Context: an optimization exercise on an open-source flow, tuned for small area and a short achievable clock period. The choices shown serve that exercise and are no tape-out recipe.
RTL that was checked went through simulation tests only; none was proved equivalent to the original.
The series may have gaps, and a smaller design here may also do less where the tests do not look.
The RTL of runs 2 to 5 was laid out without a check of its function.
Power figures rest on the tool's default switching activity, not on a simulated workload.

==> flow/run.sh <==
#!/bin/bash
# synth_recipe.tcl (not shown) runs the flow's synth.tcl, then flattens the netlist and writes it again
# the make line also repeats each setting of config.mk as NAME=value (left out here)
make -C /OpenROAD-flow-scripts/flow DESIGN_CONFIG=/design/flow/config.mk WORK_HOME=/design/flow/orfs CLKGATE_MAP_FILE= SYNTH_SCRIPT=/design/flow/synth_recipe.tcl finish
==> flow/config.mk <==
export PLATFORM = sky130hd
export DESIGN_NAME = create_d
export DESIGN_NICKNAME = create_d
export VERILOG_FILES = /design/flow/design.v
export SDC_FILE = /design/flow/constraint.sdc
export NUM_CORES = 4
export LEC_CHECK = 0
export CAP_MARGIN = 20
export CORE_MARGIN = 2
export CORE_UTILIZATION = 40
export SLEW_MARGIN = 20
==> flow/constraint.sdc <==
create_clock -name core_clock -period 10.0 [get_ports {clk}]
set_input_delay 2.0000 -clock core_clock [delete_from_list [all_inputs] [get_ports {clk}]]
set_output_delay 2.0000 -clock core_clock [all_outputs]
set_load 0.01 [all_outputs]
==> flow/design.v <==
module comp_64(
    input wire [64-1:0] ina,
    input wire clk,
    input wire rst_n,
    output wire [64-1:0] result,
    output reg ready_n);
    reg [64-1:0] rega;
    reg rst_n_add;
    wire ready_n_add;
    reg [2-1:0] status;
    add_64 add_64(~rega, 64'd1, clk, rst_n_add, result, ready_n_add);
    always @(posedge clk) begin
        if (!rst_n) begin
            rega <= ina;
            rst_n_add <= 0;
            ready_n <= 1;
            status <= 0;
        end else begin
            if (status == 0) begin
                if (!rst_n_add) begin
                    rst_n_add <= 1;
                    status <= 1;
                end
            end else if (status == 1) begin
                if (!ready_n_add) begin
                    status <= 2;
                end
            end else begin
                ready_n <= 0;
            end
        end
    end
endmodule
module add_64(
    input  wire [64-1:0] ina, inb,
    input  wire clk,
    input  wire rst_n,
    output reg [64-1:0] result,
    output reg ready_n);
    reg  [4-1:0] count;
    reg  status;
    reg [64-1:0] rega, regb;
    wire [9-1:0] res;
    reg  [8-1:0] a,b;
    reg carry;
    assign res = a + b + carry;
    always @(posedge clk) begin
        if (!rst_n) begin
            count  <= 0;
            status <= 0;
            result <= 0;
            carry  <= 0;
	        rega   <= ina;
	        regb   <= inb;
            a      <= ina[8-1:0];
            b      <= inb[8-1:0];
            ready_n <= 1;
        end else begin
            if (status >= 1'd1) begin
                ready_n <= 0;
            end else if (status >= 1'd0) begin
                if (count <= 4'd7) begin
                    a <= (rega >> (8*(count+1)));
                    b <= (regb >> (8*(count+1)));
                    carry <= res[9-1];
                    count <= count + 1;
                    case (count)
                        4'd0 : result[8-1:0]   <= res[8-1:0];
                        4'd1 : result[16-1:8]  <= res[8-1:0];
                        4'd2 : result[24-1:16] <= res[8-1:0];
                        4'd3 : result[32-1:24] <= res[8-1:0];
                        4'd4 : result[40-1:32] <= res[8-1:0];
                        4'd5 : result[48-1:40] <= res[8-1:0];
                        4'd6 : result[56-1:48] <= res[8-1:0];
                        4'd7 : begin 
                            result[64-1:56] <= res[8-1:0];
                            status <= status + 1;
                        end
                        default : begin end
                    endcase
                end else begin
                end
            end
        end
    end
endmodule
module sub_64(
    input  wire [64-1:0] ina, inb,
    input  wire clk,
    input  wire rst_n,
    output wire [64-1:0] result,
    output reg ready_n);
    reg  [2-1:0] status;
    reg [64-1:0] rega, regb;
    wire [64-1:0] compb;
    reg rst_n_comp, rst_n_add;
    wire ready_n_comp, ready_n_add;
    comp_64 comp_64(regb, clk, rst_n_comp, compb, ready_n_comp);
    add_64  add_64(rega, compb, clk, rst_n_add, result, ready_n_add);
    always @(posedge clk) begin
        if (!rst_n) begin 
            rst_n_comp <= 0;
            rst_n_add <= 0;
            status <= 0;
	        rega <= ina;
	        regb <= inb;
            ready_n <= 1;
        end else begin
            case (status)
                2'd0 : begin
                    if (!rst_n_comp) begin
                        rst_n_comp <= 1;
                        status <= status + 1;
                    end
                end
                2'd1 : begin
                    if (!ready_n_comp) begin
                        rst_n_add <= 1;
                        status <= status + 1;
                    end 
                end
                2'd2 : begin
                    if (!ready_n_add) begin
                        status <= status + 1;
                    end
                end
		        default : begin
                    ready_n <= 0;
                end
	        endcase
        end
    end
endmodule
module mul_648(
    input wire [64-1:0] ina,
    input wire [8-1:0]  inb,
    input wire clk,
    input wire rst_n,
    output reg [72-1:0] result,
    output reg ready_n);
    reg [64-1:0] rega;
    reg [8-1:0]  regb;
    reg [4-1:0]  count;
    reg [8-1:0]  calca;
    always @(posedge clk) begin
        if (!rst_n) begin
            result <= 0;
            count <= 0;
            rega <= ina;
            regb <= inb;
            ready_n <= 1;
            calca <= ina;
        end else begin
            if (count >= 4'd9) begin
                ready_n <= 0;
            end else begin
                calca <= (ina >> 8*(count+1));
                result <= result + ((calca*regb) << 8*count);
                count  <= count + 1;
            end
        end
    end
endmodule
module mul_328(
    input wire [32-1:0] ina,
    input wire [8-1:0]  inb,
    input wire clk,
    input wire rst_n,
    output reg [40-1:0] result,
    output reg ready_n);
    reg [32-1:0] rega;
    reg [8-1:0]  regb;
    reg [4-1:0]  count;
    reg [8-1:0]  calca;
    always @(posedge clk) begin
        if (!rst_n) begin
            result <= 0;
            count <= 0;
            rega <= ina;
            regb <= inb;
            ready_n <= 1;
            calca <= ina;
        end else begin
            if (count >= 4'd5) begin
                ready_n <= 0;
            end else begin
                calca <= (ina >> 8*(count+1));
                result <= result + ((calca*regb) << 8*count);
                count  <= count + 1;
            end
        end
    end
endmodule
module mul_3232(
    input wire [32-1:0] ina, inb,
    input wire clk,
    input wire rst_n,
    output reg [64-1:0] result,
    output reg ready_n);
    reg [32-1:0] rega, regb;
    reg [8-1:0]  calcb;
    reg [4-1:0]  count;
    wire ready_n_328; 
    reg  finish_328;  
    reg rst_n_328;
    wire [40-1:0] res_328;
    mul_328 mul_328(rega, calcb, clk, rst_n_328, res_328, ready_n_328);
    always @(posedge clk) begin
        if (!rst_n) begin
            result <= 0;
            rega <= ina;
            regb <= inb;
            calcb <= inb;
            ready_n <= 1;
            rst_n_328 <= 0;
            count <= 0;
            finish_328 <= 0;
        end else begin
            if (count >= 4'd4) begin
                ready_n <= 0;
            end else begin
                if (finish_328) begin  
                    result <= result + (res_328 << 8*(count));
                    count <= count + 1;
                    calcb <= (regb >> 8*(count+1));
                    rst_n_328 <= 0;
                    finish_328 <= 0;
                end else begin  
                    rst_n_328 <= 1;
                    if (!ready_n_328 & rst_n_328) begin
                        finish_328 <= 1;
                    end
                end
            end
        end
    end 
endmodule
module mul_6464(
    input wire [64-1:0] ina, inb,
    input wire clk,
    input wire rst_n,
    output reg [128-1:0] result,
    output reg ready_n);
    reg [64-1:0] rega, regb;
    reg [8-1:0]  calcb;
    reg [4-1:0]  count;
    wire ready_n_648; 
    reg  finish_648;  
    reg rst_n_648;
    wire [72-1:0] res_648;
    mul_648 mul_648(rega, calcb, clk, rst_n_648, res_648, ready_n_648);
    always @(posedge clk) begin
        if (!rst_n) begin
            result <= 0;
            rega <= ina;
            regb <= inb;
            calcb <= inb;
            ready_n <= 1;
            rst_n_648 <= 0;
            count <= 0;
            finish_648 <= 0;
        end else begin
            if (count >= 4'd8) begin
                ready_n <= 0;
            end else begin
                if (finish_648) begin  
                    result <= result + (res_648 << 8*(count));
                    count <= count + 1;
                    calcb <= (regb >> 8*(count+1));
                    rst_n_648 <= 0;
                    finish_648 <= 0;
                end else begin  
                    rst_n_648 <= 1;
                    if (!ready_n_648 & rst_n_648) begin
                        finish_648 <= 1;
                    end
                end
            end
        end
    end 
endmodule
module div_binary(
    input wire [64-1:0] a,b,
    input wire clk,
    input wire rst_n,
    output reg [64-1:0] q, r,
    output reg ready_n);
    reg [64-1:0] rega, regb;
    wire [8-1:0] sizea, sizeb;
    reg [2-1:0] status;
    reg rst_n_sizea, rst_n_sizeb, rst_n_sub;
    reg run_module;
    reg [8-1:0] i;
    wire [64-1:0] res_sub;
    wire ready_n_sizea, ready_n_sizeb, ready_n_sub;
    wire [64-1:0] regbshift;
    assign regbshift = regb << (i-sizeb);
    size_64 sizea_64(rega, clk, rst_n_sizea, sizea, ready_n_sizea);
    size_64 sizeb_64(regb, clk, rst_n_sizea, sizeb, ready_n_sizeb);
    sub_64  sub_64(rega, regbshift,clk, rst_n_sub, res_sub, ready_n_sub);
    always @(posedge clk) begin
        if (!rst_n) begin
            rega <= a;
            regb <= b;
            status <= 0;
            run_module <= 0;
            rst_n_sizea <= 0;
            rst_n_sizeb <= 0;
            rst_n_sub <= 0;
            ready_n <= 1;
            q <= 0;
            r <= a;
            i <= 0;
        end else begin
            if (status == 0) begin
                if (run_module == 0) begin
                    rst_n_sizea <= 1;
                    rst_n_sizeb <= 1;
                    run_module <= 1;
                end else if (!ready_n_sizea & !ready_n_sizeb) begin
                    if (sizea >= sizeb) begin
                        status <= 1;
                        run_module <= 0;
                        i <= sizea;
                    end else begin
                        status <= 2;
                        q <= 0;
                        r <= rega;
                        run_module <= 0;
                    end
                end else begin end
            end else if (status == 1) begin
                if (run_module == 0) begin
                    rst_n_sub <= 1;
                    run_module <= 1;
                    q <= q << 1;
                end else if (!ready_n_sub) begin
                    run_module <= 0;
                    i <= i - 1;
                    if (i <= sizeb) begin
                        status <= 2;
                    end else begin 
                        status <= 1;
                        rst_n_sub <= 0;
                    end
                    if (res_sub[63] == 0) begin
                        rega <= res_sub;
                        q   <= q + 1;
                        r   <= res_sub;
                    end else begin end
                end else begin end
            end else begin
               ready_n <= 0;  
            end
        end
    end
endmodule
module size_64(
    input wire [64-1:0] a,
    input wire clk,
    input wire rst_n,
    output reg [8-1:0] size,  
    output reg ready_n);
    reg [2-1:0] status;
    always @(posedge clk) begin
        if (!rst_n) begin
            size <= 0;
            ready_n <= 1;
        end else begin
            if ((a >> size) != 0) begin 
                size <= size + 1;
            end else begin
                ready_n <= 0;
            end
        end
    end
endmodule
module create_d(
    input wire [64-1:0] e,
    input wire [64-1:0] L,
    input wire clk,
    input wire rst_n,
    output reg [64-1:0] D,
    output reg ready_n);
    reg [64-1:0] r, r_n, d, d_n;
    wire [64-1:0] q, r_nn, d_nn, dnq;  
    wire [128-1:0] dnq_128;
    assign dnq = dnq_128[64-1:0];
    reg end_calc, wait_n;
    reg rst_n_div, rst_n_mul, rst_n_sub;
    wire ready_n_div, ready_n_mul, ready_n_sub;
    reg Istate, Astate, Dstate, Mstate, Sstate;  
    reg first_step_n;
    div_binary div_binary(r, r_n, clk, rst_n_div, q, r_nn, ready_n_div);
    mul_6464 mul_6464(d_n, q, clk, rst_n_mul, dnq_128, ready_n_mul);
    sub_64 sub_64(d, dnq, clk, rst_n_sub, d_nn, ready_n_sub);
    always @(posedge clk) begin
        if (!rst_n) begin
            r <= 0;
            r_n <= 0;
            d <= 0;
            d_n <= 0;
            d <= 0;
            ready_n <= 1;
            end_calc <= 0;
            wait_n <= 1;
            rst_n_div <= 0;
            rst_n_mul <= 0;
            rst_n_sub <= 0;
            first_step_n <= 0;
            Istate <= 1;
            Astate <= 0;
            Dstate <= 0;
            Mstate <= 0;
            Sstate <= 0;
        end else begin
            if (Istate) begin
                if (!end_calc) begin
                    Istate <= 0;
                    Astate <= 1;
                end else begin
                    Istate <= 1;
                end
            end else if (Astate) begin
                if (!first_step_n) begin
                    r <= e;
                    r_n <= L;
                    d <= 1;
                    d_n <= 0;
                    first_step_n <= 1;
                end else begin
                    r <= r_n;
                    r_n <= r_nn;
                    d <= d_n;
                    d_n <= d_nn;
                end
                Astate <= 0;
                Dstate <= 1;
                rst_n_div <= 0;
            end else if (Dstate) begin
                if (wait_n) begin  
                    rst_n_div <= 1;
                    wait_n <= 0;
                end else begin
                    if (!ready_n_div) begin
                    rst_n_mul <= 0;
                    Dstate <= 0;
                    Mstate <= 1;
                    wait_n <= 1;
                    end
                end
            end else if (Mstate) begin
                if (wait_n) begin  
                    rst_n_mul <= 1;
                    wait_n <= 0;
                end else begin
                    if (!ready_n_mul) begin
                    rst_n_sub <= 0;
                    Mstate <= 0;
                    Sstate <= 1;
                    wait_n <= 1;
                    end
                end
            end else if (Sstate) begin
                if (wait_n) begin  
                    rst_n_sub <= 1;
                    wait_n <= 0;
                end else begin
                    if (!ready_n_sub) begin
                        if (r_n == 0) begin
                            Sstate <= 0;
                            Istate <= 1;
                            wait_n <= 1;
                            ready_n <= 0;
                            if (d[63] == 0) begin
                                D <= d;
                            end else begin
                                D <= d + L;
                            end
                        end else begin
                            Sstate <= 0;
                            Astate <= 1;
                            wait_n <= 1;
                            end_calc <= 1;
                        end
                    end
                end
            end else begin  
                Istate <= 0;
                Astate <= 0;
                Dstate <= 0;
                Mstate <= 0;
                Sstate <= 0;
            end
        end
    end
endmodule
==> impl_metrics.json, run 1 <==
{
  "ctsResizeCount": 0,
  "finalSetupViolCount": 0,
  "cts_sinks": 1976,
  "ys_types": 110,
  "startpoint_type": "flip-flop",
  "die_area_sq_um": 264400,
  "clkLatencyLatePin_ps": 920,
  "post-route-util_pct": 44.71,
  "firstDrtPassIters": 9,
  "crit_slowest_cell": "edfxtp_1",
  "layout.nonclk_buf_share_pct": 2.584,
  "nWellTaps": 3402,
  "design.seq.count": 1976,
  "io_pins": 195,
  "nMultiInputCombCells": 7082,
  "path_clk_slew_ps": 60,
  "hold_violations": 0,
  "syn_inst": 10090,
  "ant_nets": 0,
  "critPathArrivalTime_ps": 9320,
  "relSlewSlack_pct": 17.84,
  "cts_max_path_buffers": 4,
  "seq_area_frac_synth_pct": 49.22,
  "die_y_um": 514.2,
  "fillers": 24250,
  "multi_input_area_share_pct": 42.28,
  "diodes": 12,
  "cpPeakStageDelay_ps": 580,
  "root_buffer": "clkbuf_16",
  "async_flop_share_pct": 0,
  "period_minus_slack_ps": 8630,
  "grt_usage_pct": 26.08,
  "vias": 81150,
  "regArea_sq_um": 51300,
  "overflow": 0,
  "fmaxAchievable_mhz": 115.9,
  "multi_input_area_sq_um": 49000,
  "finalPower_mw": 18.39,
  "dieWidth_um": 514.2,
  "dpl.hpwl_um": 256500,
  "io_buffers": 194,
  "synth_edf_count": 1168,
  "fin_skew_ps": 124.3,
  "place.gp.congestion": 0.9794,
  "first_iter_violations": 8495,
  "critical_path.max_fanout": 10,
  "num-nonclk-buffers": 331,
  "fin_crit_sh_pct": 86.30,
  "synth-seq-cells": 1976,
  "rows": 187,
  "setup_tns_ps": 0,
  "outcome": "complete, no violations",
  "nClkBuffers": 287,
  "layout_common_cells": "1,168 x edfxtp_1, 1,163 x nand2_1, 857 x nor2_1",
  "seq_area_share_pct": 44.26,
  "drc": 0,
  "min_path_type": "reg2reg",
  "cp_common_cell": "a21oi_1",
  "cts_tree": "done",
  "critical_path.top_delay_family": "compound AO/OA/AOI/OAI gates",
  "yosysWarnings": 10,
  "rsz0062_at_grt": "no",
  "maxCapViolations": 0,
  "netlist_area_sq_um": 104100,
  "syn_nets": 10550,
  "grt_pass1_vias": 76610,
  "cts_setup_buffers": 0,
  "cts_buffers": 216,
  "synth_flop_cell": "edfxtp_1",
  "grt_pass1_wl_um": 522300,
  "hold_buffers": 0,
  "antenna_found_initial": 24,
  "crit_type": "reg2reg",
  "slew_viol_final": 0,
  "final_layout_size_suffix_gt1_share_pct": 9.618,
  "layout.nets": 10390,
  "coreArea_sq_um": 259200,
  "placed_cell_area_sq_um": 108700,
  "dp.cells": 13100,
  "grt_max_degree": 176
}
## run 1: power by group
| group | internal, mW | switching [mW] |
|---|---|---|
| clock network | 4.71 | 3.37 |
| registers | 8.82 | 0.237 |
| logic | 0.471 | 0.778 |
| total | 14.0 | 4.38 |
## run 1: metal layers
layer / share of wire [%] / global-route usage (%)
met2: 46 / 41.28
met4: 4.2 / 9.997
met1: 44 / 36.46
met3: 6.5 / 3.133
met5: 0.0031 / 0
## run 1: Yosys cell counts (all sizes together), types with 41 or more instances
cell | count | area [sq um]
o22ai | 75 | 475.5
a211oi | 264 | 1987
nand4 | 66 | 419.2
o21ai | 580 | 2903
nor3 | 161 | 815.8
a21oi | 649 | 3252
edfxtp | 1168 | 35070
xor2 | 84 | 735.7
a22o | 136 | 1191
nand2 | 1167 | 4380
o21bai | 43 | 322.8
or3 | 41 | 256.5
dfxtp | 808 | 16180
buf | 173 | 949.7
fa | 46 | 920.9
nor2b | 105 | 656.9
a21o | 158 | 1186
nand2b | 62 | 387.9
mux2 | 182 | 2049
ha | 292 | 3654
o211ai | 123 | 923.4
clkbuf | 544 | 2042
xnor2 | 152 | 1331
mux4 | 178 | 4028
inv | 301 | 1130
and2 | 132 | 828.3
mux2i | 533 | 5343
and3 | 59 | 369.1
nor2 | 869 | 3264
o2bb2ai | 48 | 420.4
nor4 | 54 | 352.8
nand3 | 140 | 700.7
a31oi | 140 | 875.8
## run 1: path summary, 6_finish.rpt
path | from | endpoint | slack (ps) | cells after the start
max | mul_6464.mul_648.calca[0] | mul_6464.mul_648.result[57] | 1370 | 32
min | sub_64.regb[12] | sub_64.comp_64.rega[12] | 370 | 0
max reg2reg | mul_6464.mul_648.calca[0] | mul_6464.mul_648.result[57] | 1370 | 32
min reg2reg | sub_64.regb[12] | sub_64.comp_64.rega[12] | 370 | 0
## run 1: kinds of logic (layout without fill, tap and decap cells)
family          count (synthesis)  in the layout  synth area share, %
mux                           893            893                10.97
simple gates                 2951           2951                12.64
compound gates               2664           2664                16.79
flops                        1976           1976                49.22
fa+ha+maj                     338            338                4.394
buf+inv                      1028           1038                4.001
other cells                     0             12                    0
xor+xnor                      236            236                1.985
## run 1: stage by stage
stage	setup WS [ps]	hold slack [ps]
2_1_floorplan	2810	368.9
3_3_place_gp	1387	400.5
3_5_place_dp	1469	404.5
4_1_cts	1403	361.3
5_1_grt	887.6	369.5
6_report	1370	372.1
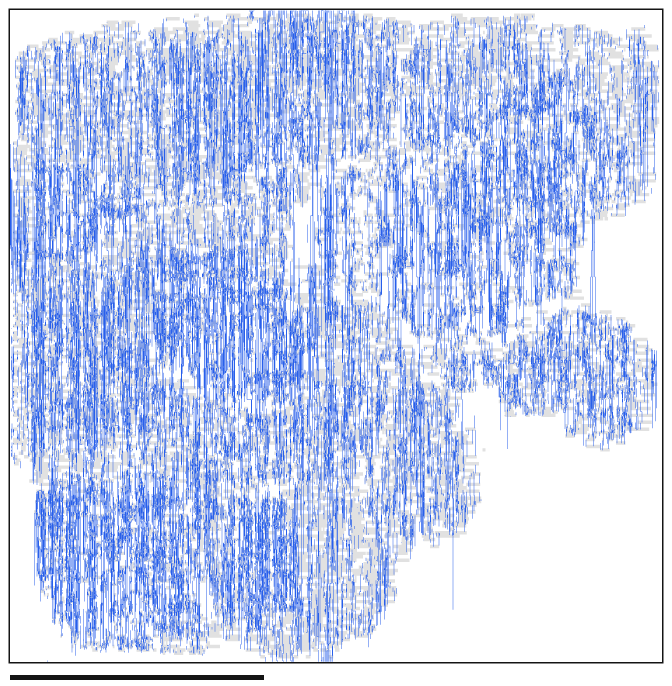
Fig. 1. Metal 2 (run 1).
Scale bar: 200 um. Cells faint in the background.
nets with wire on the layer: 8,533
longest straight run: 134 um

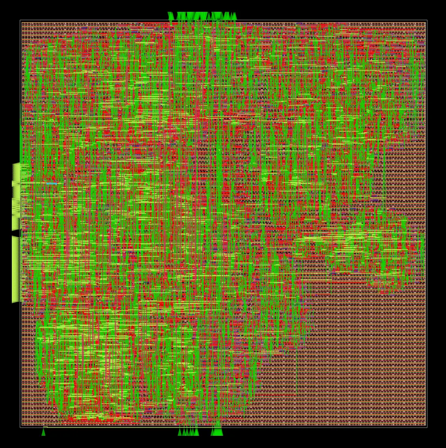
Fig. 2. Routing view (run 1).
Routed WL: 355,800 um
DR WL met3: 23,170 um
met2 wire len: 162,200 um
drt wl/cell: 26.33 um

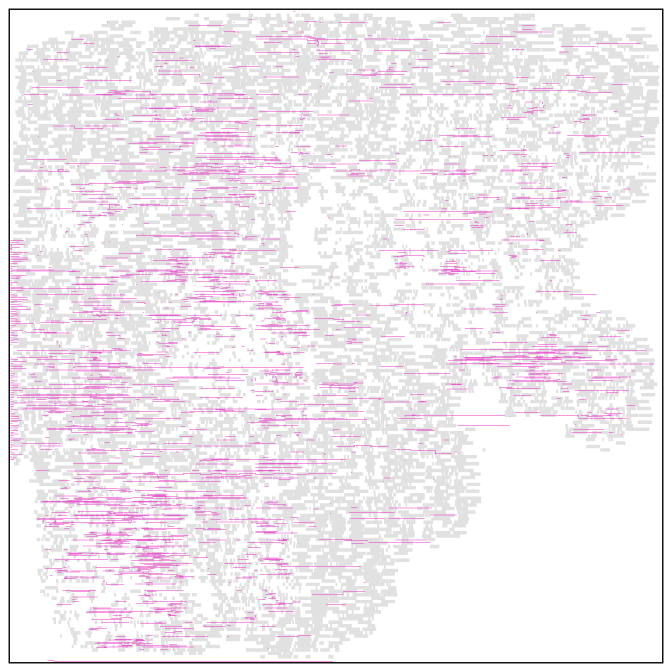
Fig. 3. Metal 3 (run 1).
Cells faint in the background.
wire length on this layer: 23.2 mm
main direction: horizontal
nets with wire on the layer: 1,045
share of all routed wire: 6.5%

==> run 2: a larger rewrite; changed files in full <==
removed: flow/run.sh
==> flow/design.v <==
module create_d(
    input wire [64-1:0] e,
    input wire [64-1:0] L,
    input wire clk,
    input wire rst_n,
    output reg [64-1:0] D,
    output reg ready_n);
    localparam [2:0] M_PRE   = 3'd0,   
                     M_LOAD  = 3'd1,   
                     M_PREP  = 3'd2,   
                     M_SHL4  = 3'd3,   
                     M_SHL1  = 3'd4,   
                     M_DIV   = 3'd5,   
                     M_FIX   = 3'd6,   
                     M_FINAL = 3'd7;   
    reg [63:0] X1, X2, Y2;
    reg [2:0]  mode;
    reg        done;
    reg [3:0]  c;             
    reg        par;           
    reg        negA;          
    reg        ca, cp;        
    reg [3:0]  pb, pq;        
    reg [3:0]  Ld, ed;        
    reg [5:0]  R1, R2;        
    wire last  = (c == 4'd15);
    wire first = (c == 4'd0);
    wire m_load  = (mode == M_LOAD);
    wire m_prep  = (mode == M_PREP);
    wire m_shl4  = (mode == M_SHL4);
    wire m_shl1  = (mode == M_SHL1);
    wire m_div   = (mode == M_DIV);
    wire m_fix   = (mode == M_FIX);
    wire m_final = (mode == M_FINAL) & ~done;
    wire [3:0] ad = X1[3:0];
    wire [3:0] bd = X2[3:0];
    wire       b4 = X2[4];
    wire [3:0] pd = D[3:0];
    wire [3:0] qd = Y2[3:0];
    wire       q4 = Y2[4];
    wire       sgo = (R2 != 6'd0);
    wire [3:0] pbm = first ? 4'd0 : pb;
    wire [3:0] pqm = first ? 4'd0 : pq;
    reg  [3:0] bout, qout;
    always @(*) begin
        bout = bd;
        qout = qd;
        if (m_shl4) begin
            bout = pbm;
            qout = pqm;
        end else if (m_shl1) begin
            bout = {bd[2:0], pbm[3]};
            qout = {qd[2:0], pqm[3]};
        end else if (m_div & sgo) begin
            bout = {b4 & ~last, bd[3:1]};
            qout = {q4 & ~last, qd[3:1]};
        end
    end
    wire act  = m_div | (m_fix & negA);
    wire asub = m_div & ~negA;
    wire psub = (act & ~asub) | (m_final & par);
    wire pact = act | m_final;
    wire [3:0] aop = act  ? (asub ? ~bd : bd) : 4'd0;
    wire       aci = first ? asub : ca;
    wire [4:0] asum = {1'b0, ad} + {1'b0, aop} + {4'd0, aci};
    wire [3:0] aout = asum[3:0];
    wire [3:0] pin = m_final ? (par ? Ld : 4'd0) : pd;
    wire [3:0] qop = pact ? (psub ? ~qd : qd) : 4'd0;
    wire       pci = first ? psub : cp;
    wire [4:0] psum = {1'b0, pin} + {1'b0, qop} + {4'd0, pci};
    wire [3:0] pout = psum[3:0];
    function [1:0] msbpos(input [3:0] d);
        msbpos = d[3] ? 2'd3 : d[2] ? 2'd2 : d[1] ? 2'd1 : 2'd0;
    endfunction
    wire [3:0] an = X1[7:4];    
    wire [3:0] bn = X2[7:4];    
    wire [3:0] cn = c + 4'd1;
    wire [5:0] K  = R1 - R2;                   
    wire [5:0] Kn = m_prep ? K : R1;
    always @(posedge clk) begin
        X1 <= {m_load ? Ld : (m_fix ? bout : aout), X1[63:4]};
        X2 <= {m_load ? ed : (m_fix ? aout : bout), X2[63:4]};
        Y2 <= {m_load ? {3'd0, first} : (m_fix ? pout : qout), Y2[63:4]};
        if (!done)
            D <= {m_load ? 4'd0 : m_fix ? qout : pout, D[63:4]};
        pb <= bd;
        pq <= qd;
        ca <= asum[4];
        cp <= psum[4];
        Ld <= L[{cn, 2'b00} +: 4];
        ed <= e[{cn, 2'b00} +: 4];
        if (!rst_n) begin
            c <= 4'd15;
            mode <= M_PRE;
            done <= 1'b0;
            ready_n <= 1'b1;
            par <= 1'b0;
            negA <= 1'b0;
        end else begin
            c <= cn;
            if (m_prep) begin
                if (first) begin
                    R1 <= (an != 4'd0) ? {4'd1, msbpos(an)} : {4'd0, msbpos(ad)};
                    R2 <= (bn != 4'd0) ? {4'd1, msbpos(bn)} : {4'd0, msbpos(bd)};
                end else if (!last) begin
                    if (an != 4'd0) R1 <= {cn, msbpos(an)};
                    if (bn != 4'd0) R2 <= {cn, msbpos(bn)};
                end
            end
            if (m_div & last)
                negA <= asum[3];
            if (last) begin
                case (mode)
                    M_PRE:  mode <= M_LOAD;
                    M_LOAD: mode <= M_PREP;
                    M_PREP, M_SHL4, M_SHL1: begin
                        if (m_prep & (R2 == 6'd0)) begin
                            mode <= M_FINAL;        
                        end else begin
                            if (m_prep) R2 <= 6'd0;
                            else if (m_shl4) R2 <= R2 + 6'd4;
                            else if (m_shl1) R2 <= R2 + 6'd1;
                            R1 <= Kn;
                            negA <= 1'b0;
                            if (Kn[5:2] != 4'd0) begin
                                mode <= M_SHL4;
                                R1 <= Kn - 6'd4;
                            end else if (Kn[1:0] != 2'd0) begin
                                mode <= M_SHL1;
                                R1 <= Kn - 6'd1;
                            end else begin
                                mode <= M_DIV;
                            end
                        end
                    end
                    M_DIV: begin
                        if (sgo) R2 <= R2 - 6'd1;
                        else mode <= M_FIX;
                    end
                    M_FIX: begin
                        mode <= M_PREP;
                        par <= ~par;
                    end
                    default: begin  
                        done <= 1'b1;
                        ready_n <= 1'b0;
                    end
                endcase
            end
        end
    end
endmodule
==> flow/flow/run.sh <==
#!/bin/bash
# Standard ORFS layout with two knobs: the port buffer cell is chosen
# explicitly, and timing repair aims well below the clock period.
set -euo pipefail
bash standard.sh "BUFFER_PORTS_ARGS=-buffer_cell sky130_fd_sc_hd__buf_1" SETUP_SLACK_MARGIN=7 finish > flow_make.log 2>&1
==> flow/standard.sh <==
#!/bin/bash
# synth_recipe.tcl (not shown) runs the flow's synth.tcl, then flattens the netlist and writes it again
# the make line also repeats each setting of config.mk as NAME=value (left out here)
make -C /OpenROAD-flow-scripts/flow DESIGN_CONFIG=/design/flow/config.mk WORK_HOME=/design/flow/orfs CLKGATE_MAP_FILE= SYNTH_SCRIPT=/design/flow/synth_recipe.tcl "${@:-finish}"
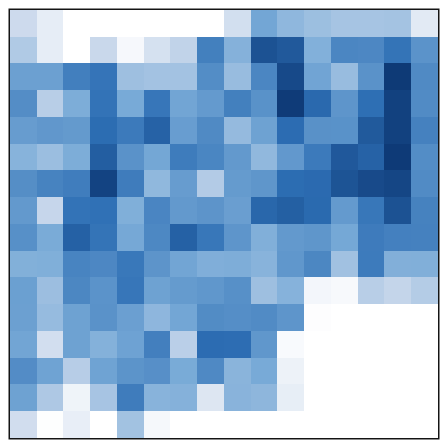
Fig. 4. Cell density map (run 2).
16 x 16 tiles, from white (low) to dark blue (high), 0 to 100% covered.
emptiest ninth of the die: bottom right
mean over tiles: 46%
fullest tile: 96%
tiles over 75% full: 12%

==> run 2 against run 1 <==
  * Still clean on timing, DRC and antenna
  * Clock skew fell by 110 ps
  * Global-route usage fell by 9.0 points
  * Combinational power fell by 71%
  * Critical path depth fell by 31
  * Register-to-register slack improved by 5800 ps
  * Cell count fell by 90%
  * Count of clock-buffer cells in the layout fell by 244
  * Largest cell class unchanged
==> impl_metrics.json, run 2 <==
{
  "pg_seq_mw": 1.65,
  "cts_tree": "done",
  "layout.nets": 1203,
  "grtUsageMet2_pct": 28.51,
  "io_buffers": 194,
  "rsz0062_at_grt": "yes",
  "synth_edf_count": 76,
  "final_layout_size_suffix_gt1_share_pct": 23.44,
  "slew_viol_final": 0,
  "reg2reg_depth": 10,
  "grt_max_degree": 67,
  "firstDrtPassIters": 5,
  "die_y_um": 164.7,
  "io_pins": 195,
  "power_clock_mw": 1.08,
  "power.switching_uw": 756.8,
  "ant_nets": 0,
  "grt_pass1_vias": 6881,
  "place.gp.congestion": 0.9285,
  "crit_slowest_cell": "edfxtp_1",
  "critical_path.top_delay_family": "flip-flops",
  "routedWlPerCell_um": 16.86,
  "netlist_area_sq_um": 10330,
  "finalSetupViolCount": 0,
  "fin_crit_sh_pct": 31.03,
  "r2r_end": "R1[1]",
  "syn_inst": 793,
  "hold_buffers": 0,
  "synth_flop_cell": "dfxtp_1",
  "path_clk_slew_ps": 60,
  "sw_frac_of_total_pct": 24.53,
  "highest_layer": "met4",
  "synth_top_area_cell": "dfxtp_1",
  "dr_wl_met3_um": 1785,
  "period_minus_slack_ps": 3103,
  "critPathCapture": "D[61]",
  "yosysWarnings": 1,
  "outcome": "complete, no violations",
  "vias": 7077,
  "dieWidth_um": 164.7,
  "cp.depth": 1,
  "overflow": 0,
  "seq_area_frac_synth_pct": 64.91,
  "fin_skew_ps": 15.93,
  "wl_met1_um": 10170,
  "wl_um": 23620,
  "crit_type": "reg2out",
  "place_worst_setup_slack_ps": 6543,
  "die_area_sq_um": 27130,
  "async_flop_share_pct": 0,
  "cts_max_path_buffers": 3,
  "syn_nets": 946,
  "antenna_found_initial": 0,
  "ys_types": 67,
  "pwr-share-comb_pct": 11.8,
  "crit_start": "D[61]",
  "synth-seq-cells": 297,
  "min_path_type": "reg2reg",
  "p_comb_uw": 364
}
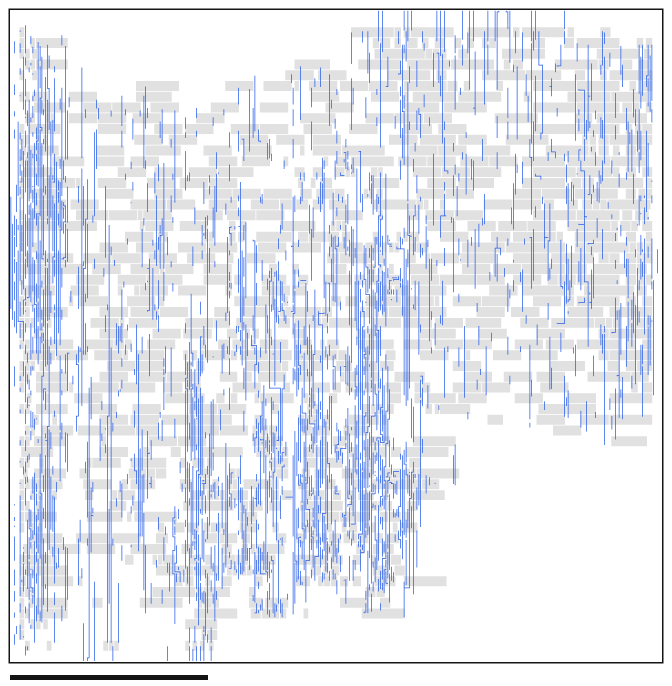
Fig. 5. Metal 2 (run 2).
Scale bar: 50 um. Cells faint in the background.
main direction: vertical
wire length on this layer: 10,900 um
longest straight run: 74.5 um

-- run 2: cell types whose count changed after synthesis, moves of 143 or more --
| cell | delta |
|---|---|
| ha_1 | -274 |
| mux2i_1 | -525 |
| a211oi_1 | -257 |
| a21o_1 | -152 |
| clkbuf_1 | -506 |
| mux2_2 | -180 |
| nor3_1 | -143 |
| nor2_1 | -824 |
| inv_1 | -274 |
| nand2_1 | -1099 |
| edfxtp_1 | -1092 |
| o21ai_0 | -528 |
| dfxtp_1 | -587 |
| a21oi_1 | -607 |
-- run 2: through the flow --
step	power, mW	hold WS (ps)	util (%)	cells
detailed placement	2.021	312.1	45.24	1286
global route	3.231	327.2	51.48	1401
floorplan	1.876	309.6	-	793
CTS	3.108	325.5	50.34	1376
finish	3.085	323.6	51.48	1401
global placement	2.016	309.9	45.24	1286
-- run 2: worst min-delay path by stage --
stage / from / end / slack (ps) / depth (start not counted)
2_1_floorplan: X1[14] / X1[10] / 310 / 0
3_3_place_gp: Y2[38] / Y2[34] / 310 / 0
3_5_place_dp: Y2[13] / Y2[9] / 310 / 0
4_1_cts: X1[33] / X1[29] / 330 / 0
5_1_grt: X2[37] / X2[33] / 330 / 0
6_report: X1[25] / X1[21] / 320 / 0
-- run 2: logic make-up (layout without fill, tap and decap cells) --
family | after synthesis | after routing | share of synthesized area [%]
adders and majority gates | 23 | 23 | 3.149
buffers and inverters | 63 | 341 | 2.337
xor gates and xnor gates | 18 | 18 | 1.526
and+or+nand+nor | 191 | 191 | 8.961
muxes | 48 | 48 | 9.518
AOI/OAI and AO/OA | 153 | 153 | 9.603
DFF | 297 | 297 | 64.91
-- run 2: timing repair --
action	in CTS	in global routing
gates resized for setup	27	55
hold endpoints to repair	0	0
pin swaps	1	0
endpoints found under the setup margin	85	80
setup buffers	37	24
-- run 2: cell type report --
cell class,count,area [sq um]
Sequential cell,297,6715
Multi-Input combinational cell,433,3437
Clock inverter,10,93.84
Fill cell,2188,12250
Clock buffer,43,872.1
Timing Repair Buffer,269,1394
Inverter,19,75.07
Tap cell,330,412.9
-- run 2: worst register-to-register path: stages, from the launching register on --
cell      delay, ps
edfxtp_1        530
ha_1            280
fa_1            400
nand2b_1        180
a21o_1          170
a221oi_2        290
nand2_1         160
nor3b_4         220
buf_4           190
a21bo_2         130
a21oi_1          50
## Run 3: what changed since run 2
==> flow/flow/run.sh (replaced) <==
#!/bin/bash
set -euo pipefail
bash standard.sh "BUFFER_PORTS_ARGS=-buffer_cell sky130_fd_sc_hd__buf_1" SETUP_SLACK_MARGIN=7 "SETUP_MOVE_SEQUENCE=unbuffer,sizeup,swap" finish > flow_make.log 2>&1
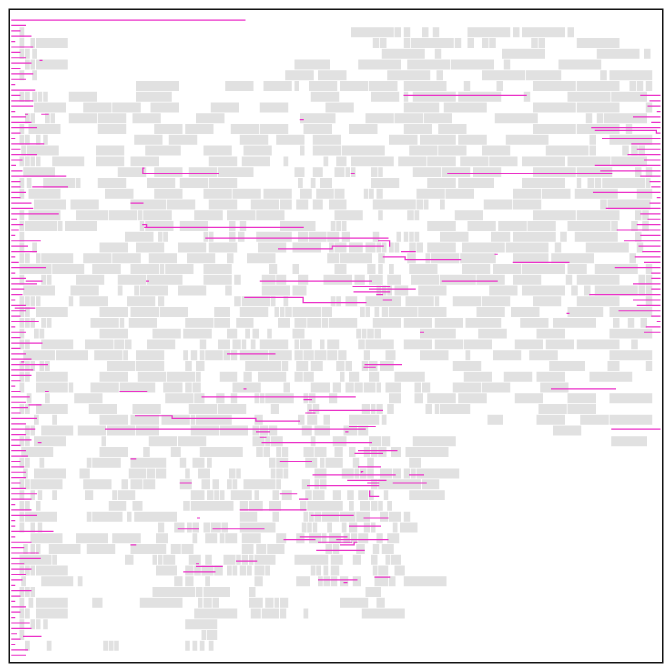
Fig. 6. Metal 3 (run 3).
Cells faint in the background.
share of all routed wire: 7.4%
nets with wire on the layer: 214
longest straight run: 65.6 um
main direction: horizontal

==> run 3 against run 2 <==
  * Utilization is 1.7 points lower
  * Register-to-register slack worse by 70 ps
  * Critical path type unchanged
  * First-iteration DRC count up 2.9%
==> impl_metrics.json, run 3 <==
{
  "drc": 0,
  "cp.required_ps": 8000,
  "relSlewSlack_pct": 31.95,
  "final_layout_size_suffix_gt1_share_pct": 19.50,
  "async_flop_share_pct": 0,
  "min_path_type": "reg2reg",
  "fmaxAchievable_mhz": 318.4,
  "seq_area_frac_synth_pct": 64.91,
  "syn_nets": 946,
  "synth_top_area_cell": "dfxtp_1",
  "min_path_cells": 0,
  "sw_frac_of_total_pct": 24.58,
  "synth-seq-cells": 297,
  "cts_sinks": 297,
  "crit_type": "reg2out",
  "syn_area_per_cell_sq_um": 13.03,
  "synth_area_leaders": "dfxtp_1 43%, edfxtp_1 22%, mux4_2 8.7%",
  "io_buffers": 194,
  "fin_skew_ps": 18.63,
  "dieWidth_um": 164.7,
  "clkLatencyLatePin_ps": 540,
  "pwr-share-comb_pct": 11.8,
  "finalInstanceArea_sq_um": 12570,
  "ant_nets": 0,
  "outcome": "complete, no violations",
  "ys_types": 67,
  "antenna_found_initial": 0,
  "dpl.hpwl_um": 16520,
  "yosysWarnings": 1,
  "p_clk_share_pct": 34.9,
  "die_y_um": 164.7,
  "firstDrtPassIters": 5,
  "worstPathBufferInverterCount": 1,
  "layout.nets": 1142,
  "hold_buffers": 0,
  "period_minus_slack_ps": 3141,
  "io_pins": 195,
  "cts_buffers": 30,
  "start_util_pct": 40.91,
  "r2r_end": "R1[2]",
  "die_area_sq_um": 27130,
  "synth_flop_cell": "dfxtp_1",
  "viasPerCell": 5.131,
  "grt_usage_pct": 16.89,
  "finalPower_mw": 3.087,
  "syn_inst": 793,
  "overflow": 0,
  "yosysTopAreaCellShare_pct": 42.82,
  "vias": 6875,
  "cpPeakStageDelay_ps": 450,
  "setup_tns_ps": 0,
  "min_to": "X2[28]",
  "power.switching_uw": 758.9,
  "seq_power_share_pct": 53.4,
  "peakVddDrop_mv": 0.2046,
  "placed_cell_area_sq_um": 11430,
  "rsz0062_at_grt": "yes",
  "fin_crit_sh_pct": 31.41,
  "diodes": 0,
  "place.gp.congestion": 0.9285,
  "cts_setup_buffers": 0,
  "hold_ws_ps": 323.5,
  "netlist_area_sq_um": 10330,
  "rr_startpoint": "R2[0]",
  "path_clk_slew_ps": 60,
  "crit_slowest_cell": "edfxtp_1",
  "critical_path.max_fanout": 2,
  "routedWlPerCell_um": 17.23,
  "grt_pass1_vias": 6763,
  "slew_viol_final": 0,
  "synth_most_common_cell": "dfxtp_1",
  "wl_um": 23090,
  "reg2reg_depth": 9,
  "cts_max_path_buffers": 3,
  "hold_start": "X2[32]",
  "finalSetupViolCount": 0,
  "grt_max_degree": 67,
  "place_worst_setup_slack_ps": 6543,
  "fin_ws_ps": 6859,
  "synth_edf_count": 76,
  "path_cells": "clkbuf_2",
  "power_leakage_nw": 4.999,
  "critical_path.top_delay_family": "flip-flops",
  "yosys-top-cells-count": "221 x dfxtp_1, 76 x edfxtp_1, 68 x nand2_1",
  "maxCapViolations": 0,
  "cts_tree": "done"
}
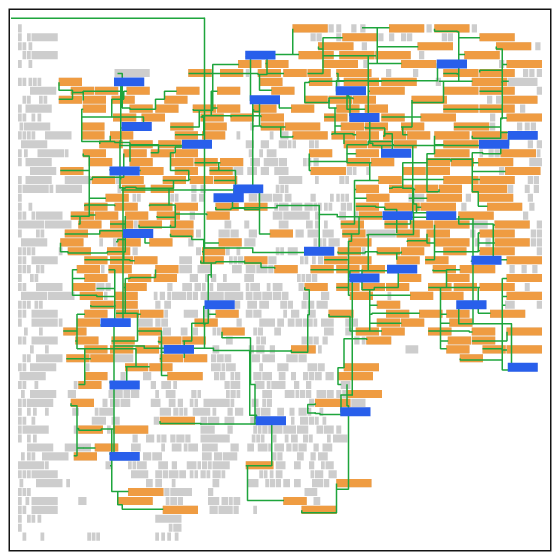
Fig. 7. Clock wires, drivers and flops (run 3).
[blue] cells driving clock nets | count: 30
[orange] flip-flops | count: 297
[green] clock wires | length: 3,260 um
routed clock nets: 31

[run 3: cell type report]
type                       instances  area [sq um]
clock buffer                      43         872.1
sequential                       297          6715
tap                              330         412.9
timing repair buffer             208         933.4
inverter                          19         75.07
multi-input combinational        433          3467
fill                            2216         12680
clock inverter                    10         93.84
[run 3: what timing repair did]
item	4_1_cts	5_1_grt
setup endpoints to repair	85	79
resized for setup	17	74
pin swaps	6	7
[run 3: metal layers]
layer / track usage, % / vias up / share of wire (%)
li1: - / 3282 / -
met1: 21.81 / 3230 / 43
met2: 27.98 / 310 / 46
met3: 3.415 / 53 / 7.4
met4: 6.640 / 0 / 3.3
met5: 0 / - / 0
[run 3: cell families after synthesis]
logic type      synth area share [%]
flops                          64.91
buf+inv                        2.337
mux                            9.518
fa+ha+maj                      3.149
xor+xnor                       1.526
simple gates                   8.961
compound gates                 9.603
[run 3: worst reg2reg max path: stages (launching register included)]
cell,delay [ps]
edfxtp_1,520
ha_2,250
fa_2,350
nand2b_4,150
a21o_1,160
a221oi_2,320
nand2_2,120
nor3b_4,510
xnor2_1,180
a21oi_1,80
[run 3: power by group through the flow]
stage	Clock (mW)	Sequential (mW)	Combinational, mW
after floorplan	0	1.60	0.273
after global placement	0	1.67	0.346
after detailed placement	0	1.67	0.349
after CTS	1.10	1.65	0.353
after global routing	1.15	1.68	0.398
final	1.08	1.65	0.363
[run 3: metrics by stage]
step / cells / utilization, %
2_1_floorplan: 793 / -
3_3_place_gp: 1286 / 45.24
3_5_place_dp: 1286 / 45.24
4_1_cts: 1339 / 49.23
5_1_grt: 1340 / 49.77
6_report: 1340 / 49.77
[run 3: worst max-delay path by stage]
stage             from  endpoint  slack, ps  depth (start not counted)
5_1_grt           D[3]      D[3]       6810                          1
6_report          D[2]      D[2]       6860                          1
4_1_cts           D[0]      D[0]       6830                          1
2_1_floorplan     done     D[62]       6580                         11
3_5_place_dp   mode[0]     D[61]       6540                         10
3_3_place_gp   mode[0]     D[61]       6580                         10
## Run 4: what changed since run 3
--- a/flow/design.v
+++ b/flow/design.v
@@ -10,4 +10,3 @@
                      M_PREP  = 3'd2,   
-                     M_SHL4  = 3'd3,   
-                     M_SHL1  = 3'd4,   
+                     M_SHL   = 3'd3,   
                      M_DIV   = 3'd5,   
@@ -17,3 +16,2 @@
     reg [2:0]  mode;
-    reg        done;
     reg [3:0]  c;             
@@ -22,4 +20,4 @@
     reg        ca, cp;        
-    reg [3:0]  pb, pq;        
-    reg [3:0]  Ld, ed;        
+    reg        pb, pq;        
+    reg [3:0]  Ld;            
     reg [5:0]  R1, R2;        
@@ -29,16 +27,11 @@
     wire m_prep  = (mode == M_PREP);
-    wire m_shl4  = (mode == M_SHL4);
-    wire m_shl1  = (mode == M_SHL1);
+    wire m_shl   = (mode == M_SHL);
     wire m_div   = (mode == M_DIV);
     wire m_fix   = (mode == M_FIX);
-    wire m_final = (mode == M_FINAL) & ~done;
+    wire m_final = (mode == M_FINAL) & ready_n;
     wire [3:0] ad = X1[3:0];
     wire [3:0] bd = X2[3:0];
-    wire       b4 = X2[4];
     wire [3:0] pd = D[3:0];
     wire [3:0] qd = Y2[3:0];
-    wire       q4 = Y2[4];
-    wire       sgo = (R2 != 6'd0);
-    wire [3:0] pbm = first ? 4'd0 : pb;
-    wire [3:0] pqm = first ? 4'd0 : pq;
+    wire       shr = m_div & (R2 != 6'd0);
     reg  [3:0] bout, qout;
@@ -47,11 +40,8 @@
         qout = qd;
-        if (m_shl4) begin
-            bout = pbm;
-            qout = pqm;
-        end else if (m_shl1) begin
-            bout = {bd[2:0], pbm[3]};
-            qout = {qd[2:0], pqm[3]};
-        end else if (m_div & sgo) begin
-            bout = {b4 & ~last, bd[3:1]};
-            qout = {q4 & ~last, qd[3:1]};
+        if (m_shl) begin
+            bout = {bd[2:0], pb & ~first};
+            qout = {qd[2:0], pq & ~first};
+        end else if (shr) begin
+            bout = {X2[4] & ~last, bd[3:1]};
+            qout = {Y2[4] & ~last, qd[3:1]};
         end
@@ -78,3 +68,4 @@
     wire [5:0] K  = R1 - R2;                   
-    wire [5:0] Kn = m_prep ? K : R1;
+    wire [5:0] Kn = m_prep ? K : R1 - 6'd1;    
+    wire [3:0] ed = e[{c, 2'b00} +: 4];
     always @(posedge clk) begin
@@ -83,6 +74,6 @@
         Y2 <= {m_load ? {3'd0, first} : (m_fix ? pout : qout), Y2[63:4]};
-        if (!done)
+        if (ready_n)
             D <= {m_load ? 4'd0 : m_fix ? qout : pout, D[63:4]};
-        pb <= bd;
-        pq <= qd;
+        pb <= bd[3];
+        pq <= qd[3];
         ca <= asum[4];
@@ -90,3 +81,2 @@
         Ld <= L[{cn, 2'b00} +: 4];
-        ed <= e[{cn, 2'b00} +: 4];
         if (!rst_n) begin
@@ -94,3 +84,2 @@
             mode <= M_PRE;
-            done <= 1'b0;
             ready_n <= 1'b1;
@@ -115,3 +104,3 @@
                     M_LOAD: mode <= M_PREP;
-                    M_PREP, M_SHL4, M_SHL1: begin
+                    M_PREP, M_SHL: begin
                         if (m_prep & (R2 == 6'd0)) begin
@@ -119,16 +108,6 @@
                         end else begin
-                            if (m_prep) R2 <= 6'd0;
-                            else if (m_shl4) R2 <= R2 + 6'd4;
-                            else if (m_shl1) R2 <= R2 + 6'd1;
+                            if (m_prep) R2 <= K;
                             R1 <= Kn;
                             negA <= 1'b0;
-                            if (Kn[5:2] != 4'd0) begin
-                                mode <= M_SHL4;
-                                R1 <= Kn - 6'd4;
-                            end else if (Kn[1:0] != 2'd0) begin
-                                mode <= M_SHL1;
-                                R1 <= Kn - 6'd1;
-                            end else begin
-                                mode <= M_DIV;
-                            end
+                            mode <= (Kn != 6'd0) ? M_SHL : M_DIV;
                         end
@@ -136,3 +115,3 @@
                     M_DIV: begin
-                        if (sgo) R2 <= R2 - 6'd1;
+                        if (R2 != 6'd0) R2 <= R2 - 6'd1;
                         else mode <= M_FIX;
@@ -144,3 +123,2 @@
                     default: begin  
-                        done <= 1'b1;
                         ready_n <= 1'b0;
==> flow/flow/run.sh (replaced) <==
#!/bin/bash
set -euo pipefail
bash standard.sh "BUFFER_PORTS_ARGS=-buffer_cell sky130_fd_sc_hd__buf_1" SETUP_SLACK_MARGIN=7 "SETUP_MOVE_SEQUENCE=unbuffer,sizeup,swap" CTS_CLUSTER_SIZE=30 finish > flow_make.log 2>&1
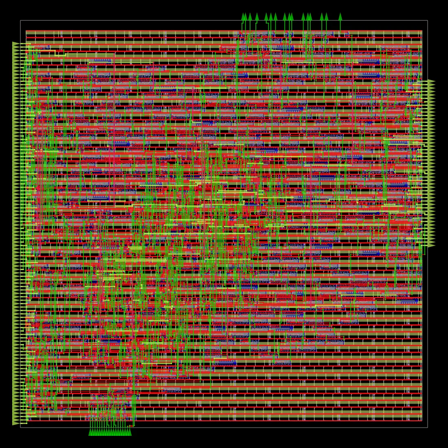
Fig. 8. Routing view (run 4).
Routed WL: 20,430 um
DR WL met3: 1501 um
drt wl/cell: 16.01 um
via count: 6,502

==> run 4 against run 3 <==
  * Die area fell by 3.4%
  * Sequential power barely moved
  * Count of clock-buffer cells in the layout fell by 2
  * Critical path depth did not move
  * Via count fell by 5.4%
  * Clock power barely moved
  * First-iteration DRC count fell by 3.7%
  * Still clean on timing, DRC and antenna
  * Power fell by 2.1%
  * Critical path type unchanged
  * Register-to-register slack got worse by 380 ps
==> impl_metrics.json, run 4 <==
{
  "min_path_type": "reg2reg",
  "path_cells": "buf_6",
  "hold_violations": 0,
  "cts_tree": "done",
  "sw_frac_of_total_pct": 24.64,
  "viasPerCell": 5.096,
  "yosysTopAreaCellShare_pct": 42.15,
  "fin_cells": 1276,
  "synth_most_common_cell": "dfxtp_1",
  "synth_flop_cell": "dfxtp_1",
  "layout.nets": 1079,
  "io_buffers": 194,
  "syn_nets": 887,
  "cts_max_path_buffers": 3,
  "final_layout_size_suffix_gt1_share_pct": 19.43,
  "hold_buffers": 0,
  "area_growth_pct": 21.01,
  "synth-seq-cells": 286,
  "overflow": 0,
  "drc": 0,
  "dieWidth_um": 161.9,
  "p_int_mw": 2.277,
  "rows": 57,
  "netlist_area_sq_um": 9973,
  "setup_tns_ps": 0,
  "dp.cells": 1222,
  "async_flop_share_pct": 0,
  "io_pins": 195,
  "seq_power_share_pct": 53.7,
  "coreArea_sq_um": 24390,
  "gr-max-usage-layer": "met2",
  "place.gp.congestion": 0.8693,
  "cts_sinks": 286,
  "synth_area_leaders": "dfxtp_1 42%, edfxtp_1 23%, mux4_2 9.0%",
  "worstPathBufferInverterCount": 1,
  "power.switching_uw": 744.6,
  "antenna_found_initial": 0,
  "ant_nets": 0,
  "peakVddDrop_mv": 0.1395,
  "h-tree-depth": 1,
  "slew_viol_final": 0,
  "yosysWarnings": 1,
  "startpoint_type": "flip-flop",
  "final_common_cell": "dfxtp_1",
  "finalSetupViolCount": 0,
  "grt_use_met1_pct": 21.62,
  "cpPeakStageDelay_ps": 920,
  "start_util_pct": 40.89,
  "grtUsageMet2_pct": 24.39,
  "place_worst_setup_slack_ps": 6352,
  "syn_inst": 737,
  "cp-end-kind": "output port",
  "grt_pass1_wl_um": 32420,
  "relSlewSlack_pct": 35.35,
  "outcome": "complete, no violations",
  "power.density_nw_per_um2": 250.3,
  "synth_top_area_cell": "dfxtp_1",
  "clkLatencyLatePin_ps": 540,
  "die_y_um": 161.9,
  "firstDrtPassIters": 7,
  "rsz0062_at_grt": "yes",
  "cts_setup_buffers": 0,
  "die_area_sq_um": 26210,
  "period_minus_slack_ps": 3663,
  "fin_skew_ps": 18.01,
  "power_leakage_nw": 4.791,
  "critical_path.max_fanout": 67,
  "fin_crit_sh_pct": 36.63,
  "cp.required_ps": 8000,
  "cts_buffers": 29,
  "grt_usage_pct": 15.44,
  "grtUsageMet3_pct": 2.707,
  "p_clk_share_pct": 35.2,
  "grt_max_degree": 68,
  "fmaxAchievable_mhz": 273.0,
  "path_clk_slew_ps": 60,
  "root_buffer": "clkbuf_16",
  "first_iter_violations": 549,
  "fin_ws_ps": 6337,
  "yosys-top-cells-count": "210 x dfxtp_1, 76 x edfxtp_1, 52 x nand2_1",
  "hold_ws_ps": 322.1,
  "maxCapViolations": 0,
  "crit_type": "reg2out",
  "grt_pass1_vias": 6178,
  "diodes": 0,
  "syn_area_per_cell_sq_um": 13.53,
  "worstMarginPinSlew_ps": 962.9,
  "critical_path.top_delay_family": "flip-flops",
  "layout_common_cells": "204 x dfxtp_1, 137 x buf_1, 76 x edfxtp_1",
  "crit_slowest_cell": "dfxtp_4",
  "ys_types": 69,
  "synth_edf_count": 76,
  "pwr-share-comb_pct": 11.1,
  "seq_area_frac_synth_pct": 65.04,
  "dpl.hpwl_um": 14400,
  "critPathArrivalTime_ps": 1660
}
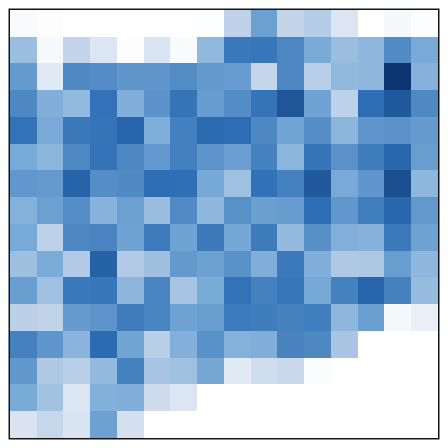
Fig. 9. Cell density map (run 4).
16 x 16 tiles, from white (low) to dark blue (high), 0 to 100% covered.
fullest tile: 98%
nearly empty tiles: 14%
mean over tiles: 45%
tiles over 75% full: 5.9%
emptiest ninth of the die: bottom right

[run 4: cells by family (layout without fill, tap and decap cells)]
group	Yosys count	after routing	synth area share, %
buffers and inverters	57	272	2.910
XOR/XNOR	23	23	2.020
multiplexers	50	50	10.06
AND/OR/NAND/NOR	158	158	8.029
flip-flops	286	286	65.04
adder cells (fa/ha/maj)	20	20	2.885
AO/OA/AOI/OAI	143	143	9.058
[run 4: repair_timing]
action	4_1_cts	5_1_grt
setup endpoints to repair	88	89
gates resized for setup	13	65
pin swaps	0	1
cloned	0	0
[run 4: layer usage]
layer	up-vias	wire length, um
met5	-	0
met4	0	620
met3	46	1501
met2	304	8998
met1	3066	9307
li1	3086	-
[run 4: worst paths after layout]
check	startpoint	end	slack, ps	depth (start not counted)
setup / recovery	ready_n	ready_n	6340	1
hold / removal	Y2[54]	Y2[50]	320	0
setup reg to reg	ready_n	D[61]	6690	8
hold reg to reg	Y2[54]	Y2[50]	320	0
[run 4: power groups by stage]
stage	clock (mW)	combinational (mW)	sequential [mW]
floorplan	0	0.263	1.57
global placement	0	0.328	1.65
detailed placement	0	0.328	1.65
CTS	1.09	0.331	1.63
global route	1.14	0.368	1.66
finish	1.06	0.335	1.62
[run 4: layout make-up]
cell class,count,area (sq um)
sequential,286,6504
clock inverter,13,110.1
multi-input combinational,394,3269
tap,324,405.4
timing repair buffer,197,834.6
fill,2171,12320
inverter,21,81.33
clock buffer,41,864.6
[run 4: stage by stage]
stage / util (%) / total power [mW] / instance area, sq um
floorplan: - / 1.838 / 10010
global route: 49.48 / 3.165 / 12070
finish: 49.48 / 3.021 / 12070
detailed placement: 44.84 / 1.974 / 10940
global placement: 44.84 / 1.973 / 10940
CTS: 49.04 / 3.050 / 11960
## Run 5: what changed since run 4
==> flow/flow/run.sh (replaced) <==
#!/bin/bash
set -euo pipefail
bash standard.sh "BUFFER_PORTS_ARGS=-buffer_cell sky130_fd_sc_hd__buf_1" SETUP_SLACK_MARGIN=7 "SETUP_MOVE_SEQUENCE=unbuffer,sizeup,swap" finish > flow_make.log 2>&1
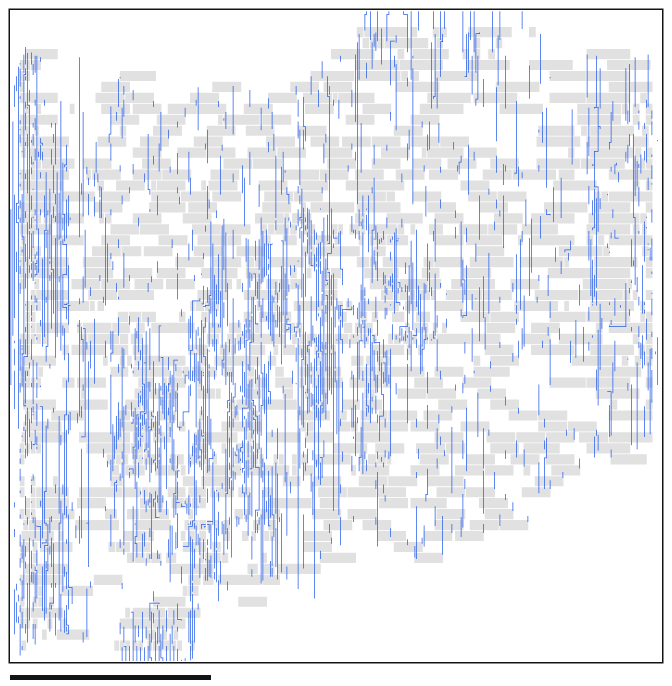
Fig. 10. Metal 2 (run 5).
Scale bar: 50 um. Cells faint in the background.
longest straight run: 62.2 um
share of all routed wire: 44%
wire length on this layer: 9,000 um
main direction: vertical

==> run 5 against run 4 <==
  * Cell area is the same
  * Count of clock-buffer cells in the layout is the same
  * Sequential power is essentially flat
  * Cell count is the same
  * First-iteration DRC count is the same
  * Combinational power is essentially flat
==> impl_metrics.json, run 5 <==
{
  "outcome": "complete, no violations",
  "viasPerCell": 5.096,
  "synth_top_area_cell": "dfxtp_1",
  "critPathArrivalTime_ps": 1660,
  "area_growth_pct": 21.01,
  "die_y_um": 161.9,
  "ant_nets": 0,
  "path_clk_slew_ps": 60,
  "place.gp.congestion": 0.8693,
  "netlist_area_sq_um": 9973,
  "fin_skew_ps": 18.01,
  "h-tree-depth": 1,
  "grt_usage_pct": 15.44,
  "die_area_sq_um": 26210,
  "yosysTopAreaCellShare_pct": 42.15,
  "yosys-top-cells-count": "210 x dfxtp_1, 76 x edfxtp_1, 52 x nand2_1",
  "fin_crit_sh_pct": 36.63,
  "worstMarginPinSlew_ps": 962.9,
  "synth_flop_cell": "dfxtp_1",
  "layout_common_cells": "204 x dfxtp_1, 137 x buf_1, 76 x edfxtp_1",
  "final_layout_size_suffix_gt1_share_pct": 19.43,
  "rsz0062_at_grt": "yes",
  "synth_area_leaders": "dfxtp_1 42%, edfxtp_1 23%, mux4_2 9.0%",
  "critical_path.max_fanout": 67,
  "place_worst_setup_slack_ps": 6352,
  "synth_edf_count": 76,
  "maxCapViolations": 0,
  "grt_pass1_vias": 6178,
  "layout.nets": 1079,
  "rr_startpoint": "ready_n",
  "synth-seq-cells": 286,
  "crit_slowest_cell": "dfxtp_4",
  "clkLatencyLatePin_ps": 540,
  "seq_area_frac_synth_pct": 65.04,
  "path_cells": "buf_6",
  "io_pins": 195,
  "cp.required_ps": 8000,
  "crit_start": "ready_n",
  "placed_cell_area_sq_um": 10940,
  "yosysWarnings": 1,
  "rows": 57,
  "min_path_type": "reg2reg",
  "synth_most_common_cell": "dfxtp_1",
  "finalInstanceArea_sq_um": 12070,
  "wl_um": 20430,
  "critical_path.top_delay_family": "flip-flops",
  "cp-end-kind": "output port",
  "vias": 6502,
  "fin_ws_ps": 6337,
  "grt_max_degree": 68,
  "worstPathBufferInverterCount": 1,
  "firstDrtPassIters": 7,
  "ys_types": 69,
  "cts_sinks": 286,
  "first_iter_violations": 549,
  "fmaxAchievable_mhz": 273.0,
  "fillers": 2171,
  "dpl.hpwl_um": 14400,
  "slew_viol_final": 0,
  "finalPower_mw": 3.021,
  "diodes": 0,
  "drc": 0,
  "antenna_found_initial": 0,
  "syn_area_per_cell_sq_um": 13.53,
  "relSlewSlack_pct": 35.35,
  "start_util_pct": 40.89,
  "cpPeakStageDelay_ps": 920,
  "grt_pass1_wl_um": 32420,
  "period_minus_slack_ps": 3663,
  "hold_start": "Y2[54]",
  "power.density_nw_per_um2": 250.3,
  "cts_max_path_buffers": 3,
  "io_buffers": 194,
  "setup_tns_ps": 0
}
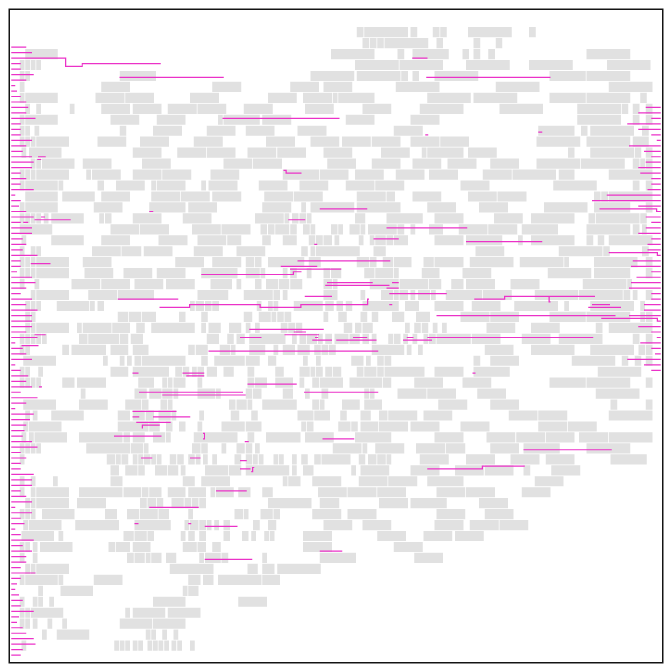
Fig. 11. Metal 3 (run 5).
Cells faint in the background.
longest straight run: 44.2 um
share of all routed wire: 7.4%
wire length on this layer: 1,500 um
main direction: horizontal

==> run 5: cell counts in the layout (fill, tap and decap cells not counted) <==
No cell type changed its count.
==> run 5: cell families after synthesis <==
group | synth area share, %
flops | 65.04
simple gates | 8.029
compound gates | 9.058
buf+inv | 2.910
mux | 10.06
xor+xnor | 2.020
fa+ha+maj | 2.885
==> run 5: power by group <==
part           switching [mW]  internal (mW)
sequential              0.138           1.48
clock                   0.431          0.633
combinational           0.176          0.159
==> run 5: final timing paths <==
kind,endpoint,slack (ps),cells after the start
max,ready_n,6340,1
min,Y2[50],320,0
max reg2reg,D[61],6690,8
min reg2reg,Y2[50],320,0
==> run 5: per-layer routing <==
layer	GRT usage (%)	part of all wire [%]
met1	21.62	46
met2	24.39	44
met3	2.707	7.3
met4	5.270	3.0
met5	0	0
==> run 5: area by class of cell <==
| type | count | area, sq um | share of cell area (%) |
|---|---|---|---|
| clock inverters | 13 | 110.1 | 0.9123 |
| repair buffers | 197 | 834.6 | 6.915 |
| multi-input cells | 394 | 3269 | 27.09 |
| flip-flops and latches | 286 | 6504 | 53.89 |
| inverters | 21 | 81.33 | 0.6739 |
| clock buffers | 41 | 864.6 | 7.164 |
| well taps | 324 | 405.4 | 3.359 |
==> run 5: timing repair <==
item / in CTS / in global routing
gates resized for setup: 13 / 65
setup endpoints to repair: 88 / 89
pin swaps: 0 / 1
setup buffers: 0 / 0
==> run 5: per-stage QoR <==
step           hold WS, ps  instances  util, %
6_report             322.1       1276    49.48
5_1_grt              323.6       1276    49.48
4_1_cts              324.9       1276    49.04
3_5_place_dp         312.1       1222    44.84
3_3_place_gp         311.0       1222    44.84
2_1_floorplan        309.6        737        -

==> notes/layouts.md <==
Pictures saved along the way, in no particular order.

Clock wires, drivers and flops.
picture 1
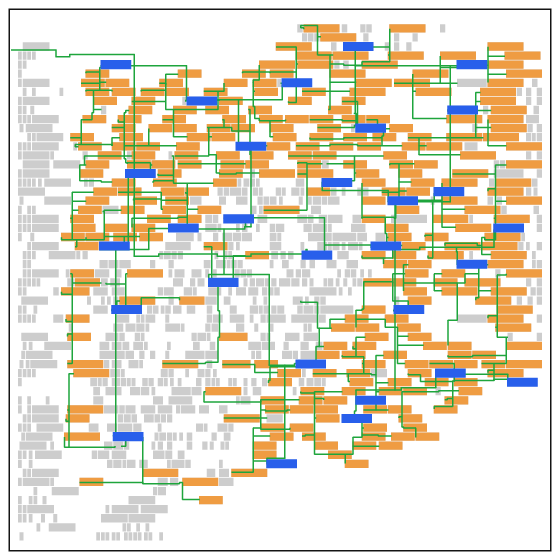
picture 2
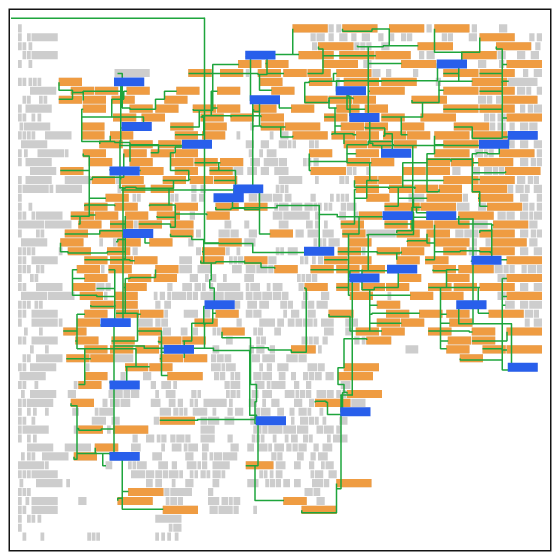
picture 1 -> run 5
picture 2 -> run 2

Key to picture 1:
[orange] flip-flops | count: 286
[blue] cells driving clock nets | count: 29
[green] clock wires | length: 3,130 um
routed clock nets: 30

## separate check: timing with driven ports
How much do the figures lean on ideal ports? The routed layouts below were timed once more, with nothing changed but the port constraints. Step 1 assumes that a clkbuf_16 drives the clock port and a buf_2 every other input. Step 2 moves the port delays by t, midway between the first and last clock arrival at a register: inputs arrive t later, outputs are due t later. That takes back most of the time a late clock gives input paths. Three values: no drivers, after step 1, after step 2; two values: the first two.
run	shift t [ns]	setup slack, ns	worst hold slack (ns)	worst setup path at the end	slew at the worst register clock pin (ns)
run 1	0.950	1.370 / 1.370 / 1.370	0.372 / 0.372 / 0.372	register to register	0.07 / 0.07
run 2	0.579	6.897 / 6.850 / 6.730	0.324 / 0.324 / 0.324	input to register	0.07 / 0.07
run 3	0.581	6.859 / 6.812 / 6.730	0.323 / 0.323 / 0.323	input to register	0.07 / 0.07
run 4	0.579	6.337 / 6.288 / 6.617	0.322 / 0.322 / 0.322	input to register	0.06 / 0.06
run 5	0.579	6.337 / 6.288 / 6.617	0.322 / 0.322 / 0.322	input to register	0.06 / 0.06
After both steps every run listed still meets setup and hold. For run 2, which loses most, drivers alone change the setup slack by -0.047 ns; drivers and shift together by -0.167 ns.
